This is an optimization exercise on Yosys and OpenROAD, whose aim is small area, a short achievable clock period and few clock cycles per item, not a production implementation.
In this exercise RTL edits were held to simulation tests only and were not proved equivalent to the original.
The series may have gaps, and a smaller design here may also do less where the tests do not look.

[flow/design.v]
module multiplier
( input  logic [15:0] multiplier_input_a, 
  input  logic [15:0] multiplier_input_b, 
  input  logic select_output,
  output logic [15:0] multiplier_output
);
  logic [31:0] multi_outcomes_32;
always_comb begin 
    multi_outcomes_32= multiplier_input_a * multiplier_input_b;
    if (select_output==1)
    multiplier_output = multi_outcomes_32[31:16];
    else
    multiplier_output = multi_outcomes_32[23:8];
end
endmodule
module reciprocal ( input  logic [15:0] x, 
                    output logic [8:0] y);
    always_comb begin
        case (x)
            16'h0001: y = 9'h100;  
            16'h0002: y = 9'h080;   
            16'h0003: y = 9'h055;   
            16'h0004: y = 9'h040;   
            16'h0005: y = 9'h033;   
            16'h0006: y = 9'h02A;   
            16'h0007: y = 9'h024;  
            16'h0008: y = 9'h020;  
            16'h0009: y = 9'h01C;  
            16'h000A: y = 9'h019;  
            16'h000B: y = 9'h017;  
            16'h000C: y = 9'h015;  
            16'h000D: y = 9'h013;  
            16'h000E: y = 9'h012;  
            16'h000F: y = 9'h011;  
            default: y = 9'h000;  
        endcase
    end
endmodule
module imc
  #(parameter INPUT_W = 16,
    parameter OUTPUT_W = 16)
(
    input  logic                   clk,
    input  logic                   rst_n,     
    input  logic                   start,
    input  logic [INPUT_W-1:0]     aIn,
    input  logic [INPUT_W-1:0]     bIn,
    input  logic [INPUT_W-1:0]     cIn,
    input  logic [INPUT_W-1:0]     dIn,
    output logic                   ready,
    output logic [OUTPUT_W-1:0]    aOut,
    output logic [OUTPUT_W-1:0]    bOut,
    output logic [OUTPUT_W-1:0]    cOut,
    output logic [OUTPUT_W-1:0]    dOut,
    output logic                   aOut_sign,
    output logic                   bOut_sign,
    output logic                   cOut_sign,
    output logic                   dOut_sign
);
  typedef enum logic [2:0] {
    S_IDLE,
    S_LOAD,
    S_DET,
    S_RECIP,
    S_OUT_0,    
    S_OUT_1,    
    S_DONE
  } state_t;
  state_t state, state_n;
  logic [15:0] a_r, b_r, c_r, d_r;
  logic [16:0] det_mag_wide;
  logic [15:0] det_abs;
  logic        det_sign;
  logic [8:0]  recip_q1_8;
  logic [15:0] recip_q1_8_expand_16bits;
  logic [15:0] numA_abs, numB_abs, numC_abs, numD_abs;
  logic        numA_sign, numB_sign, numC_sign, numD_sign;
  logic [15:0] aOut_r, bOut_r, cOut_r, dOut_r;
  logic        aSign_r, bSign_r, cSign_r, dSign_r;
  logic [15:0] mul1_in_a, mul1_in_b;
  logic [15:0] mul2_in_a, mul2_in_b;
  logic        mul_sel_det;  
  logic [15:0] mul1_out, mul2_out;
  logic [16:0] det_mag_comb;
  logic        det_sign_comb;
  multiplier u_mul1(
    .multiplier_input_a(mul1_in_a),
    .multiplier_input_b(mul1_in_b),
    .select_output     (mul_sel_det),
    .multiplier_output (mul1_out)
  );
  multiplier u_mul2(
    .multiplier_input_a(mul2_in_a),
    .multiplier_input_b(mul2_in_b),
    .select_output     (mul_sel_det),
    .multiplier_output (mul2_out)
  );
  always_comb begin
    det_sign_comb = (($signed({1'b0, mul1_out}) - $signed({1'b0, mul2_out})) < 0);
    det_mag_comb  = (mul1_out >= mul2_out) ? ({1'b0, mul1_out} - {1'b0, mul2_out}) : ({1'b0, mul2_out} - {1'b0, mul1_out});
  end
  always_comb begin
    state_n     = state;
    ready       = 1'b0;
    mul1_in_a   = 16'd0;
    mul1_in_b   = 16'd0;
    mul2_in_a   = 16'd0;
    mul2_in_b   = 16'd0;
    mul_sel_det = 1'b1;  
    case (state)
      S_IDLE: begin
        ready = 1'b1;
        if (start) state_n = S_LOAD;
      end
      S_LOAD: begin
        state_n = S_DET;
      end
      S_DET: begin
        mul1_in_a   = a_r;
        mul1_in_b   = d_r;
        mul2_in_a   = b_r;
        mul2_in_b   = c_r;
        mul_sel_det = 1'b1;  
        state_n     = S_RECIP;
      end
      S_RECIP: begin
        state_n = S_OUT_0;
      end
      S_OUT_0: begin
        mul_sel_det = 1'b0;
        mul1_in_a   = numA_abs << 8;        
        mul1_in_b   = recip_q1_8_expand_16bits;   
        mul2_in_a   = numB_abs << 8;          
        mul2_in_b   = recip_q1_8_expand_16bits;
        state_n     = S_OUT_1;
      end
      S_OUT_1: begin
        mul_sel_det = 1'b0;
        mul1_in_a   = numC_abs <<8 ;  
        mul1_in_b   = recip_q1_8_expand_16bits;  
        mul2_in_a   = numD_abs <<8 ;  
        mul2_in_b   = recip_q1_8_expand_16bits;  
        state_n     = S_DONE;
      end
      S_DONE: begin
        ready = 1'b1;
        if (start) state_n = S_LOAD;
      end
      default: state_n = S_IDLE;
    endcase
  end
  always_ff @(posedge clk or negedge rst_n) begin
    if (!rst_n) begin
      state <= S_IDLE;
      a_r <= '0; b_r <= '0; c_r <= '0; d_r <= '0;
      aOut_r <= '0; bOut_r <= '0; cOut_r <= '0; dOut_r <= '0;
      aSign_r <= 1'b0; bSign_r <= 1'b0; cSign_r <= 1'b0; dSign_r <= 1'b0;
      det_mag_wide <= 17'h0;
      det_abs <= 16'h0;
      end 
      else begin
      state <= state_n;
      case (state)
        S_LOAD: begin
          a_r <= aIn;
          b_r <= bIn;
          c_r <= cIn;
          d_r <= dIn;
        end
        S_DET: begin
          det_sign <= det_sign_comb;
          det_mag_wide <= det_mag_comb;
          det_abs <= det_mag_comb[15:0];
        end
        S_RECIP: begin
          numA_abs  <= (d_r[15] ? ((~d_r + 16'd1) >> 8) : (d_r >> 8));  
          numA_sign <= d_r[15];                                         
          numB_abs  <= (b_r[15] ? ((~b_r + 16'd1) >> 8) : (b_r >> 8));  
          numB_sign <= (b_r == 16'd0) ? 1'b0 : 1'b1;                    
          numC_abs  <= (c_r[15] ? ((~c_r + 16'd1) >> 8) : (c_r >> 8));  
          numC_sign <= (c_r == 16'd0) ? 1'b0 : 1'b1;                    
          numD_abs  <= (a_r[15] ? ((~a_r + 16'd1) >> 8) : (a_r >> 8));  
          numD_sign <= a_r[15];                                         
        end
        S_OUT_0: begin
          aOut_r <= mul1_out;  
          bOut_r <= mul2_out;  
          aSign_r <= (numA_sign ^ det_sign);  
          bSign_r <= (numB_sign ^ det_sign); 
        end
        S_OUT_1: begin
          cOut_r <= mul1_out;
          dOut_r <= mul2_out;
          cSign_r <= (numC_sign ^ det_sign);
          dSign_r <= (numD_sign ^ det_sign);
        end
        default: ;
      endcase
    end
  end
  reciprocal u_recip(
    .x(det_abs),
    .y(recip_q1_8)
  );
  assign recip_q1_8_expand_16bits = {7'b0, recip_q1_8};
  assign aOut = aOut_r;
  assign bOut = bOut_r;
  assign cOut = cOut_r;
  assign dOut = dOut_r;
  assign aOut_sign = aSign_r;
  assign bOut_sign = bSign_r;
  assign cOut_sign = cSign_r;
  assign dOut_sign = dSign_r;
endmodule
[flow/run.sh]
#!/bin/bash
# synth_recipe.tcl (not shown) runs the flow's synth.tcl, then flattens the netlist and writes it again
# the make line also repeats each setting of config.mk as NAME=value (left out here)
make -C /OpenROAD-flow-scripts/flow DESIGN_CONFIG=/design/flow/config.mk WORK_HOME=/design/flow/orfs CLKGATE_MAP_FILE= SYNTH_SCRIPT=/design/flow/synth_recipe.tcl finish
[flow/config.mk]
export PLATFORM = sky130hd
export DESIGN_NAME = imc
export DESIGN_NICKNAME = imc
export VERILOG_FILES = /design/flow/design.v
export SDC_FILE = /design/flow/constraint.sdc
export NUM_CORES = 4
export LEC_CHECK = 0
export CAP_MARGIN = 20
export CORE_MARGIN = 2
export CORE_UTILIZATION = 40
export SLEW_MARGIN = 20
[flow/constraint.sdc]
create_clock -name core_clock -period 11.0 [get_ports {clk}]
set_input_delay 2.2000 -clock core_clock [delete_from_list [all_inputs] [get_ports {clk}]]
set_output_delay 2.2000 -clock core_clock [all_outputs]
set_load 0.01 [all_outputs]
==> flow_summary.json, run 1 <==
{
  "postCtsResizedCells": 0,
  "place.gp.congestion": 0.956,
  "multi_input_area_share_pct": 64.6,
  "clock_tree.htree_level_count": 4,
  "placed_cell_area_mm2": 0.0295,
  "fin_ws_ps": 581,
  "wl_per_cell_um": 20.0,
  "worst_pin_slew_ps": 1010,
  "drive_gt1_share_pct": 8.28,
  "crit_type": "reg -> reg",
  "wl_met2_um": 34300,
  "synth_compound_area_share_pct": 9.98,
  "cts_root_buf": "clkbuf_16",
  "io_buffer_count": 135,
  "worstSetupStartpointType": "flip-flop",
  "synth_cells": 3010,
  "cts_tree": "done",
  "cp.arrival_ps": 10760,
  "signal_buffers": 232,
  "ant_nets": 0,
  "pre_cts_slack_ps": 281,
  "wl_met3_um": 6030,
  "avgSynthCellArea_um2": 8.94,
  "r2r_end": "det_abs[3]",
  "yosys_warnings": 3,
  "ys.flop_type": "dfrtp_1",
  "via_count": 21168,
  "hold_buffers": 0,
  "rows": 95,
  "yosys_register_bits": 188,
  "critPathBufInv": 8,
  "fp.dieH_um": 263,
  "rrSetupSlack_ps": 580,
  "worstRegToRegCells": 40,
  "numCtsBuffers": 17,
  "synth.area.mux_share_pct": 3.99,
  "instances_no_fill": 4015,
  "diodes": 1,
  "placed_cells": 3977,
  "start_util_pct": 40.2,
  "clk_pin_slew_ps": 80,
  "maxSlewViolCount": 0,
  "layout_commonest_cell": "inv_1",
  "setup_viol": 0,
  "nFillCells": 6573,
  "grt_start_max_net_pins": 67,
  "antenna_found_initial": 0,
  "slowest_delay_ps": 590,
  "fin_tns_setup_ps": 0,
  "fp.dieW_um": 263,
  "final.period_utilization_pct": 94.7,
  "status": "no timing/DRC/antenna violations",
  "postCtsSetupRepairBufs": 0,
  "dr.pass1.iters": 6,
  "routed.top_layer": "met4"
}
Testbench counts for the RTL of run 1, summed over its fixed seeds: cycles 19,200, items 3,200.
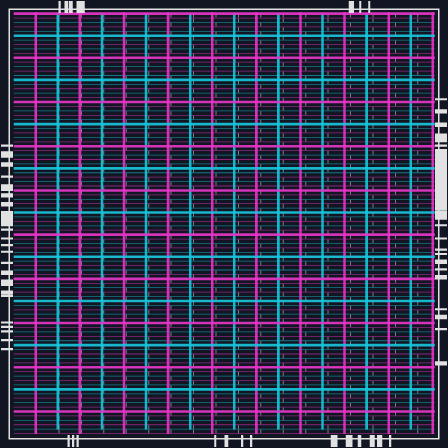
Run 1: PDN straps and rails
Pins as bars on the die edge. Tap cells in grey.
Key: cyan = VDD; magenta = VSS
19 straps on met4. The core has 95 rows. 19 straps on met5. 873 tap cells.

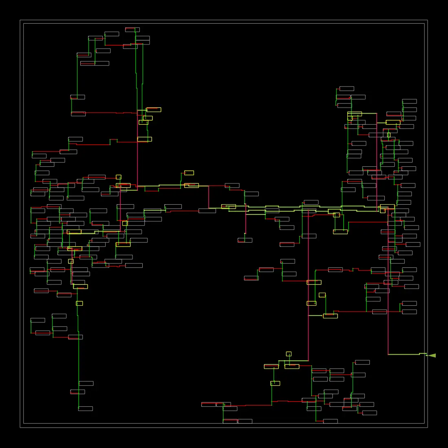
Run 1: clock wiring as the flow saved it
clk latency of the worst-skew pair: 500 ps
sequential cells: 188
clock sinks: 188
clock buffers: 17

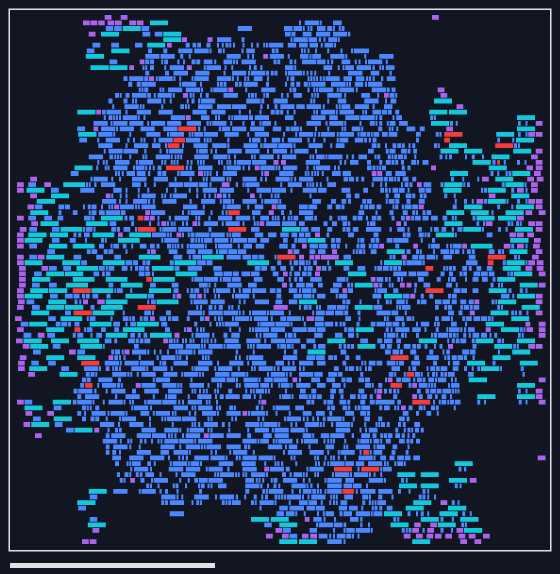
Run 1: cells coloured by class
Scale bar: 100 um.
Key: blue = remaining logic cells [cells 2689]; cyan = registers [cells 188]; purple = remaining buffers and delay cells [cells 232]; red = clock drivers and dummy loads [cells 32]
fin area: 0.0302 mm2
Finished Core Util: 45.2%

Run 1, selected gate families:
Scale bar: 100 um.
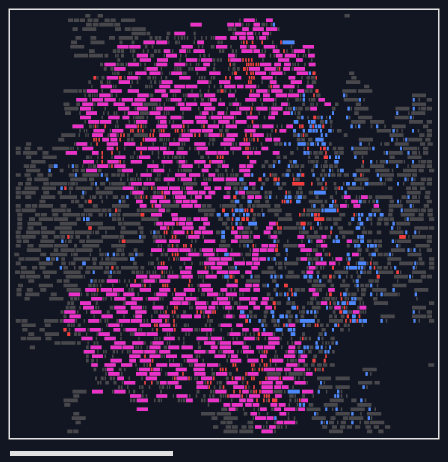

==> run 2: too many edits to list; what changed since run 1 <==
flow/design.v: 214 -> 1098 lines; modules unchanged: 0
  det: new, 917 lines
  omul: new, 66 lines
  fa: new, 4 lines
  ha: new, 4 lines
  reciprocal: edited, 23 -> 23 lines
  imc: edited, 176 -> 84 lines
  removed: multiplier
==> module reciprocal as of run 2 <==
module reciprocal ( input  logic [3:0] x,
                    output logic [8:0] y);
    always_comb begin
        case (x)
            4'h1: y = 9'h100;
            4'h2: y = 9'h080;
            4'h3: y = 9'h055;
            4'h4: y = 9'h040;
            4'h5: y = 9'h033;
            4'h6: y = 9'h02A;
            4'h7: y = 9'h024;
            4'h8: y = 9'h020;
            4'h9: y = 9'h01C;
            4'hA: y = 9'h019;
            4'hB: y = 9'h017;
            4'hC: y = 9'h015;
            4'hD: y = 9'h013;
            4'hE: y = 9'h012;
            4'hF: y = 9'h011;
            default: y = 9'h000;
        endcase
    end
endmodule
==> module omul as of run 2 <==
module omul
( input  logic [7:0]  m,
  input  logic [8:0]  r,
  output logic [15:0] x,
  output logic [15:0] y
);
  wire u1, u2;
  fa u_u1 (.a(~(m[0] & r[2])), .b(~(m[1] & r[1])), .c(1'b1), .s(u1), .co(u2));
  wire u3, u4;
  fa u_u3 (.a(~(m[0] & r[3])), .b(~(m[1] & r[2])), .c(~(m[2] & r[1])), .s(u3), .co(u4));
  wire u5, u6;
  fa u_u5 (.a(~(m[3] & r[0])), .b(u2), .c(1'b1), .s(u5), .co(u6));
  wire u7, u8;
  fa u_u7 (.a(~(m[0] & r[4])), .b(~(m[1] & r[3])), .c(~(m[2] & r[2])), .s(u7), .co(u8));
  wire u9, u10;
  fa u_u9 (.a(~(m[3] & r[1])), .b(~(m[4] & r[0])), .c(u4), .s(u9), .co(u10));
  wire u11, u12;
  fa u_u11 (.a(u7), .b(u6), .c(1'b1), .s(u11), .co(u12));
  wire u13, u14;
  fa u_u13 (.a(~(m[1] & r[4])), .b(~(m[2] & r[3])), .c(~(m[3] & r[2])), .s(u13), .co(u14));
  wire u15, u16;
  fa u_u15 (.a(~(m[4] & r[1])), .b(~(m[5] & r[0])), .c(~((m[0] & r[5]))), .s(u15), .co(u16));
  wire u17, u18;
  fa u_u17 (.a(u8), .b(u13), .c(u15), .s(u17), .co(u18));
  wire u19, u20;
  fa u_u19 (.a(u10), .b(u17), .c(1'b1), .s(u19), .co(u20));
  wire u21, u22;
  fa u_u21 (.a(~(m[2] & r[4])), .b(~(m[3] & r[3])), .c(~(m[4] & r[2])), .s(u21), .co(u22));
  wire u23, u24;
  fa u_u23 (.a(~(m[5] & r[1])), .b(~(m[6] & r[0])), .c(~((m[0] & r[6]) | (m[1] & r[5]))), .s(u23), .co(u24));
  wire u25, u26;
  fa u_u25 (.a(u14), .b(u21), .c(u16), .s(u25), .co(u26));
  wire u27, u28;
  fa u_u27 (.a(u23), .b(u18), .c(u25), .s(u27), .co(u28));
  wire u29, u30;
  fa u_u29 (.a(~(m[3] & r[4])), .b(~(m[4] & r[3])), .c(~(m[5] & r[2])), .s(u29), .co(u30));
  wire u31, u32;
  fa u_u31 (.a(~(m[6] & r[1])), .b(~((m[0] & r[7]) | (m[1] & r[6]) | (m[2] & r[5]) | (m[7] & r[0]))), .c(u22), .s(u31), .co(u32));
  wire u33, u34;
  fa u_u33 (.a(u29), .b(u24), .c(u31), .s(u33), .co(u34));
  wire u35, u36;
  fa u_u35 (.a(u26), .b(u33), .c(1'b1), .s(u35), .co(u36));
  wire u37, u38;
  fa u_u37 (.a(~(m[4] & r[4])), .b(~(m[5] & r[3])), .c(~(m[6] & r[2])), .s(u37), .co(u38));
  wire u39, u40;
  fa u_u39 (.a(~((m[0] & r[8]) | (m[1] & r[7]) | (m[2] & r[6]) | (m[3] & r[5]) | (m[7] & r[1]))), .b(u30), .c(u37), .s(u39), .co(u40));
  wire u41, u42;
  fa u_u41 (.a(u32), .b(u39), .c(u34), .s(u41), .co(u42));
  wire u43, u44;
  fa u_u43 (.a(~(m[5] & r[4])), .b(~(m[6] & r[3])), .c(~((m[1] & r[8]) | (m[2] & r[7]) | (m[3] & r[6]) | (m[4] & r[5]) | (m[7] & r[2]))), .s(u43), .co(u44));
  wire u45, u46;
  fa u_u45 (.a(u38), .b(u43), .c(u40), .s(u45), .co(u46));
  wire u47, u48;
  fa u_u47 (.a(~(m[6] & r[4])), .b(~((m[2] & r[8]) | (m[3] & r[7]) | (m[4] & r[6]) | (m[5] & r[5]) | (m[7] & r[3]))), .c(u44), .s(u47), .co(u48));
  wire u49 = ~(m[0] & r[0]);
  wire u50 = ~(m[0] & r[1]);
  wire u51 = ~(m[1] & r[0]);
  wire u52 = ~(m[2] & r[0]);
  wire u53 = ~((m[3] & r[8]) | (m[4] & r[7]) | (m[5] & r[6]) | (m[6] & r[5]) | (m[7] & r[4]));
  wire u54 = ~((m[4] & r[8]) | (m[5] & r[7]) | (m[6] & r[6]) | (m[7] & r[5]));
  wire u55 = ~((m[5] & r[8]) | (m[6] & r[7]) | (m[7] & r[6]));
  wire u56 = ~((m[6] & r[8]) | (m[7] & r[7]));
  wire u57 = ~((m[7] & r[8]));
  assign x = {u57, u56, u55, u54, u53, u47, u45, u36, u28, u20, u12, u9, u3, u52, u50, u49};
  assign y = {1'b0, 1'b0, 1'b0, 1'b0, u48, u46, u42, u41, u35, u27, u19, u11, u5, u1, u51, 1'b0};
endmodule
==> module imc as of run 2 <==
module imc
  #(parameter INPUT_W = 16,
    parameter OUTPUT_W = 16)
(
    input  logic                   clk,
    input  logic                   rst_n,
    input  logic                   start,
    input  logic [INPUT_W-1:0]     aIn,
    input  logic [INPUT_W-1:0]     bIn,
    input  logic [INPUT_W-1:0]     cIn,
    input  logic [INPUT_W-1:0]     dIn,
    output logic                   ready,
    output logic [OUTPUT_W-1:0]    aOut,
    output logic [OUTPUT_W-1:0]    bOut,
    output logic [OUTPUT_W-1:0]    cOut,
    output logic [OUTPUT_W-1:0]    dOut,
    output logic                   aOut_sign,
    output logic                   bOut_sign,
    output logic                   cOut_sign,
    output logic                   dOut_sign
);
  logic [16:0] dx, dy;
  logic        cp, cn;
  det u_det (.a(aIn), .b(bIn), .c(cIn), .d(dIn), .x(dx), .y(dy), .cp(cp), .cn(cn));
  logic [15:0] nA, nB, nC, nD;
  assign nA = -dIn;
  assign nB = -bIn;
  assign nC = -cIn;
  assign nD = -aIn;
  logic        ready_r;
  logic [16:0] dx_r, dy_r;
  logic        cp_r, cn_r;
  logic [7:0]  mA_r, mB_r, mC_r, mD_r;
  logic        sA_r, sB_r, sC_r, sD_r;
  always_ff @(posedge clk or negedge rst_n) begin
    if (!rst_n) ready_r <= 1'b0;
    else        ready_r <= 1'b1;
  end
  always_ff @(posedge clk) begin
    if (start) begin
      dx_r <= dx;
      dy_r <= dy;
      cp_r <= cp;
      cn_r <= cn;
      mA_r <= dIn[15] ? nA[15:8] : dIn[15:8];
      mB_r <= bIn[15] ? nB[15:8] : bIn[15:8];
      mC_r <= cIn[15] ? nC[15:8] : cIn[15:8];
      mD_r <= aIn[15] ? nD[15:8] : aIn[15:8];
      sA_r <= dIn[15];
      sB_r <= bIn != 16'd0;
      sC_r <= cIn != 16'd0;
      sD_r <= aIn[15];
    end
  end
  logic [16:0] diff;
  logic        det_sign;
  logic [3:0]  k;           
  logic [8:0]  r;
  assign diff     = {1'b1, ~dx_r[15], ~dx_r[14], ~dx_r[13], ~dx_r[12], ~dx_r[11], ~dx_r[10], ~dx_r[9], ~dx_r[8], ~dx_r[7], ~dx_r[6], ~dx_r[5], ~dx_r[4], dx_r[3], dx_r[2], dx_r[1], dx_r[0]} + {1'b0, ~dy_r[15], ~dy_r[14], ~dy_r[13], ~dy_r[12], ~dy_r[11], ~dy_r[10], ~dy_r[9], ~dy_r[8], ~dy_r[7], ~dy_r[6], ~dy_r[5], ~dy_r[4], ~dy_r[3], ~dy_r[2], ~dy_r[1], ~dy_r[0]} + {16'd0, cp_r} - {16'd0, cn_r};
  assign det_sign = diff[16];
  always_comb begin
    if (diff[16:4] == 13'd0)
      k = diff[3:0];
    else if (diff[16:4] == 13'h1fff)
      k = -diff[3:0];
    else
      k = 4'd0;
  end
  reciprocal u_recip (.x(k), .y(r));
  logic [15:0] oax, oay, obx, oby, ocx, ocy, odx, ody;
  omul u_oa (.m(mA_r), .r(r), .x(oax), .y(oay));
  omul u_ob (.m(mB_r), .r(r), .x(obx), .y(oby));
  omul u_oc (.m(mC_r), .r(r), .x(ocx), .y(ocy));
  omul u_od (.m(mD_r), .r(r), .x(odx), .y(ody));
  assign aOut = {~oax[15], ~oax[14], ~oax[13], ~oax[12], ~oax[11], ~oax[10], ~oax[9], ~oax[8], ~oax[7], ~oax[6], ~oax[5], ~oax[4], ~oax[3], ~oax[2], ~oax[1], ~oax[0]} + {1'b0, 1'b0, 1'b0, 1'b0, ~oay[11], ~oay[10], ~oay[9], ~oay[8], ~oay[7], ~oay[6], ~oay[5], ~oay[4], ~oay[3], ~oay[2], ~oay[1], 1'b0};
  assign bOut = {~obx[15], ~obx[14], ~obx[13], ~obx[12], ~obx[11], ~obx[10], ~obx[9], ~obx[8], ~obx[7], ~obx[6], ~obx[5], ~obx[4], ~obx[3], ~obx[2], ~obx[1], ~obx[0]} + {1'b0, 1'b0, 1'b0, 1'b0, ~oby[11], ~oby[10], ~oby[9], ~oby[8], ~oby[7], ~oby[6], ~oby[5], ~oby[4], ~oby[3], ~oby[2], ~oby[1], 1'b0};
  assign cOut = {~ocx[15], ~ocx[14], ~ocx[13], ~ocx[12], ~ocx[11], ~ocx[10], ~ocx[9], ~ocx[8], ~ocx[7], ~ocx[6], ~ocx[5], ~ocx[4], ~ocx[3], ~ocx[2], ~ocx[1], ~ocx[0]} + {1'b0, 1'b0, 1'b0, 1'b0, ~ocy[11], ~ocy[10], ~ocy[9], ~ocy[8], ~ocy[7], ~ocy[6], ~ocy[5], ~ocy[4], ~ocy[3], ~ocy[2], ~ocy[1], 1'b0};
  assign dOut = {~odx[15], ~odx[14], ~odx[13], ~odx[12], ~odx[11], ~odx[10], ~odx[9], ~odx[8], ~odx[7], ~odx[6], ~odx[5], ~odx[4], ~odx[3], ~odx[2], ~odx[1], ~odx[0]} + {1'b0, 1'b0, 1'b0, 1'b0, ~ody[11], ~ody[10], ~ody[9], ~ody[8], ~ody[7], ~ody[6], ~ody[5], ~ody[4], ~ody[3], ~ody[2], ~ody[1], 1'b0};
  assign aOut_sign = sA_r ^ det_sign;
  assign bOut_sign = sB_r ^ det_sign;
  assign cOut_sign = sC_r ^ det_sign;
  assign dOut_sign = sD_r ^ det_sign;
  assign ready     = ready_r;
endmodule
==> module fa as of run 2 <==
module fa (input logic a, b, c, output logic s, co);
  assign s  = a ^ b ^ c;
  assign co = (a & b) | (a & c) | (b & c);
endmodule
==> module ha as of run 2 <==
module ha (input logic a, b, output logic s, co);
  assign s  = a ^ b;
  assign co = a & b;
endmodule
--- a/flow/config.mk
+++ b/flow/config.mk
@@ -10,2 +10,3 @@
 export CORE_UTILIZATION = 40
 export SLEW_MARGIN = 20
+export SYNTH_HIERARCHICAL = 1
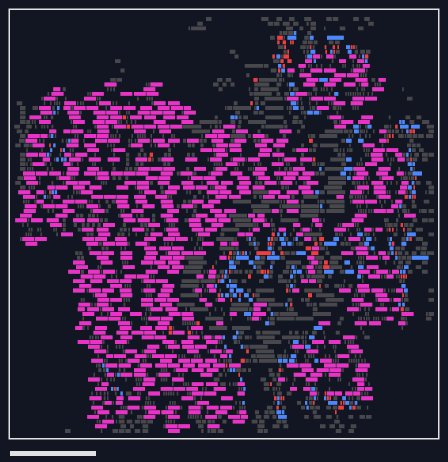
Run 2: selected gate families
Scale bar: 50 um.
Key: blue = aoi and oai cells [cells 183, where all over the die]; red = nor cells [cells 112]; magenta = fa/ha/maj cells [cells 662, where all over the die]

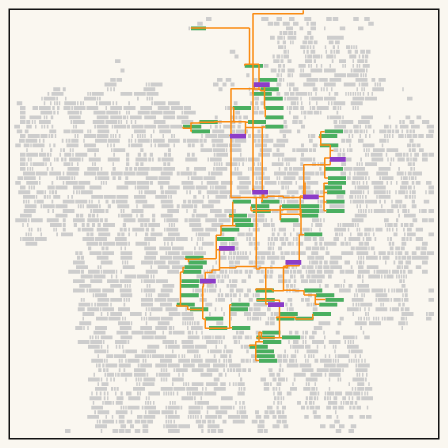
Run 2: clock network drawn from the DEF
Key: purple = clock-net drivers [count 9]; orange = clock wires [length 1220 um]; green = flip-flops [count 71]
There are 10 routed clock nets.

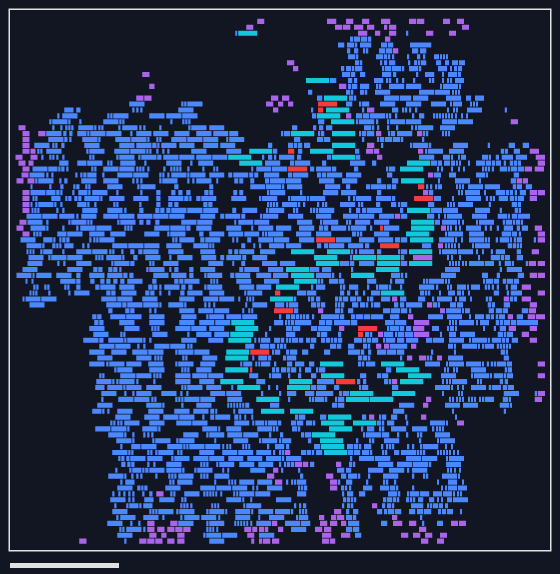
Run 2: cells coloured by class
Scale bar: 50 um.
Key: purple = remaining buffers and delay cells [cells 196]; blue = remaining logic cells [cells 2194]; cyan = registers [cells 71]; red = clock drivers and dummy loads [cells 16]

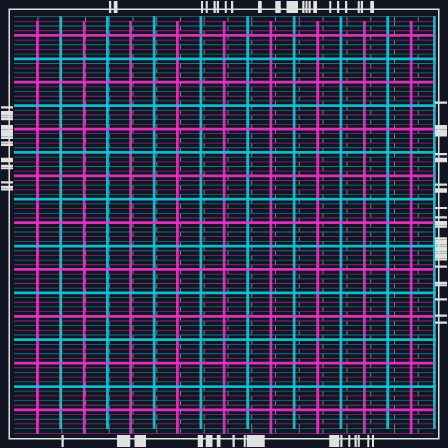
Run 2: PDN straps and rails
Pins as bars on the die edge. Tap cells in grey.
Key: cyan = VDD; magenta = VSS
17 straps on met5. 136 signal pins sit on the boundary. 90 met1 rails follow the rows. The core has 89 rows.

==> run 2 against run 1 <==
Against the previous run:
- cell count down 19%
- area after synthesis down 11%
- critical path depth down 9
- first-iteration DRC count down 32%
- global-route usage down 2.1 points
- non-clock buffer count down 36
- routed wire length down 18%
- maximum frequency down 2.0%
- highest routed layer unchanged
==> flow_summary.json, run 2 <==
{
  "worstPathRequired_ps": 8800,
  "signal_buffers": 196,
  "clk_path_buf_depth": 2,
  "drive_gt1_share_pct": 5.01,
  "synthToLayoutAreaGrowth_pct": 6.59,
  "fp.dieH_um": 249,
  "clock_tree.htree_level_count": 3,
  "critPathBufInv": 7,
  "fin_nets": 3201,
  "grt_usage_pct": 21.4,
  "min-delay-path-class": "in -> async",
  "final.period_utilization_pct": 96.7,
  "seq_share_pct": 8.33,
  "yosys_warnings": 8,
  "setup_viol": 0,
  "grt_pass1_vias": 19397,
  "cp_top_family": "adder cells",
  "inverters": 225,
  "design_area_mm2": 0.0255,
  "grtUsageMet2_pct": 38.2,
  "crit_cells": 31,
  "clk_share_pct": 1.07,
  "cts_root_buf": "clkbuf_16",
  "rows": 89,
  "grt_overflow": 0,
  "routed.top_layer": "met4",
  "clk_pin_slew_ps": 60,
  "diodes": 2,
  "met1_usage_pct": 26.5,
  "dr.pass1.iters": 25,
  "cap_violations": 0,
  "place.gp.congestion": 0.881,
  "slowest_delay_ps": 570,
  "io_buffer_count": 135,
  "cp_max_fo": 7,
  "hold_viol_final": 0,
  "fp.dieW_um": 249,
  "final_core_util_pct": 43.2,
  "slew_headroom_pct": 21.5,
  "maxSlewViolCount": 0,
  "setup.worst_path.end": "cOut[13]",
  "fin_tns_setup_ps": 0,
  "pre_cts_slack_ps": 103,
  "fin_ws_ps": 365,
  "top_regs": "dx_r (16), dy_r (16)",
  "drc": 0,
  "viasPerCell": 5.42,
  "cts_tree": "done",
  "syn_area_mm2": 0.0239,
  "multi_input_area_share_pct": 76.1,
  "dieArea_mm2": 0.0618,
  "postCtsResizedCells": 8,
  "period_needed_ps": 10640,
  "layout_common_cells": "nand2_1, fa_1, inv_1, and2_1, clkdlybuf4s50_1",
  "totalWireLength_um": 65700,
  "worstSetupStartpointType": "flip-flop",
  "multi_input_area_mm2": 0.0194,
  "placed_cell_area_mm2": 0.0250,
  "nMultiInputCombCells": 1969,
  "crit_path_start": "cn_r",
  "wl_met2_um": 33500,
  "clkbuf_count": 10,
  "layout_commonest_cell": "nand2_1",
  "avgSynthCellArea_um2": 9.46,
  "hpwl_um": 48100,
  "grt_pass1_wl_um": 104000,
  "start_util_pct": 40.5,
  "worst_setup_path_end_kind": "output port",
  "wl_met3_um": 4240,
  "via_count": 17627,
  "fmax_mhz": 94.0,
  "postCtsSetupRepairBufs": 1,
  "cts_sinks": 71,
  "regArea_mm2": 0.00213,
  "synth_cells": 2531,
  "busiest_layer": "met2",
  "nFillCells": 5633,
  "use_met3_pct": 2.64,
  "worst_pin_slew_ps": 1180,
  "placed_cells": 3228,
  "instances_no_fill": 3252,
  "numCtsBuffers": 9,
  "holdWs_ps": 1980,
  "antenna_found_initial": 1,
  "worst_path_max_delay_cell": "clkdlybuf4s50_1",
  "largest_class": "multi-input gates",
  "pin_count": 136,
  "cp.arrival_ps": 8440,
  "met1_length_um": 25800,
  "core_mm2": 0.0591,
  "seq_cells": 71,
  "crit_type": "reg -> out",
  "drt_iter0_drc": 1237,
  "tap_cells": 773,
  "ant_nets": 0,
  "layout.nonclk_buf_share_pct": 7.33,
  "grt_start_max_net_pins": 71,
  "wl_per_cell_um": 20.2,
  "status": "no timing/DRC/antenna violations",
  "hold_buffers": 0
}
Testbench counts for the RTL of run 2, summed over its fixed seeds: cycles 3,200, items 3,200.

-- separate check: timing with driven ports --
The flow's constraints put no driver on any port. The routed layouts listed below were extracted and timed again, unchanged, in two steps.
Step 1: set_driving_cell puts a clkbuf_16 on clk and a buf_2 on each other input, an assumption about the parent block.
Step 2, shift: input delay + t, output delay - t, t = (earliest + latest rising clock arrival at the registers) / 2. This alone moves slack from input paths to output paths.
a / b / c = ideal ports / drivers / drivers and shift; a / b = the first two.
run | shift t [ns] | setup slack, ns | latest minus earliest clock arrival (ns)
run 1 | 0.547 | 0.581 / 0.581 / 0.581 | 0.021 / 0.020
run 2 | 0.397 | 0.365 / 0.319 / 0.716 | 0.014 / 0.013
After both steps setup and hold are still met in every run listed.
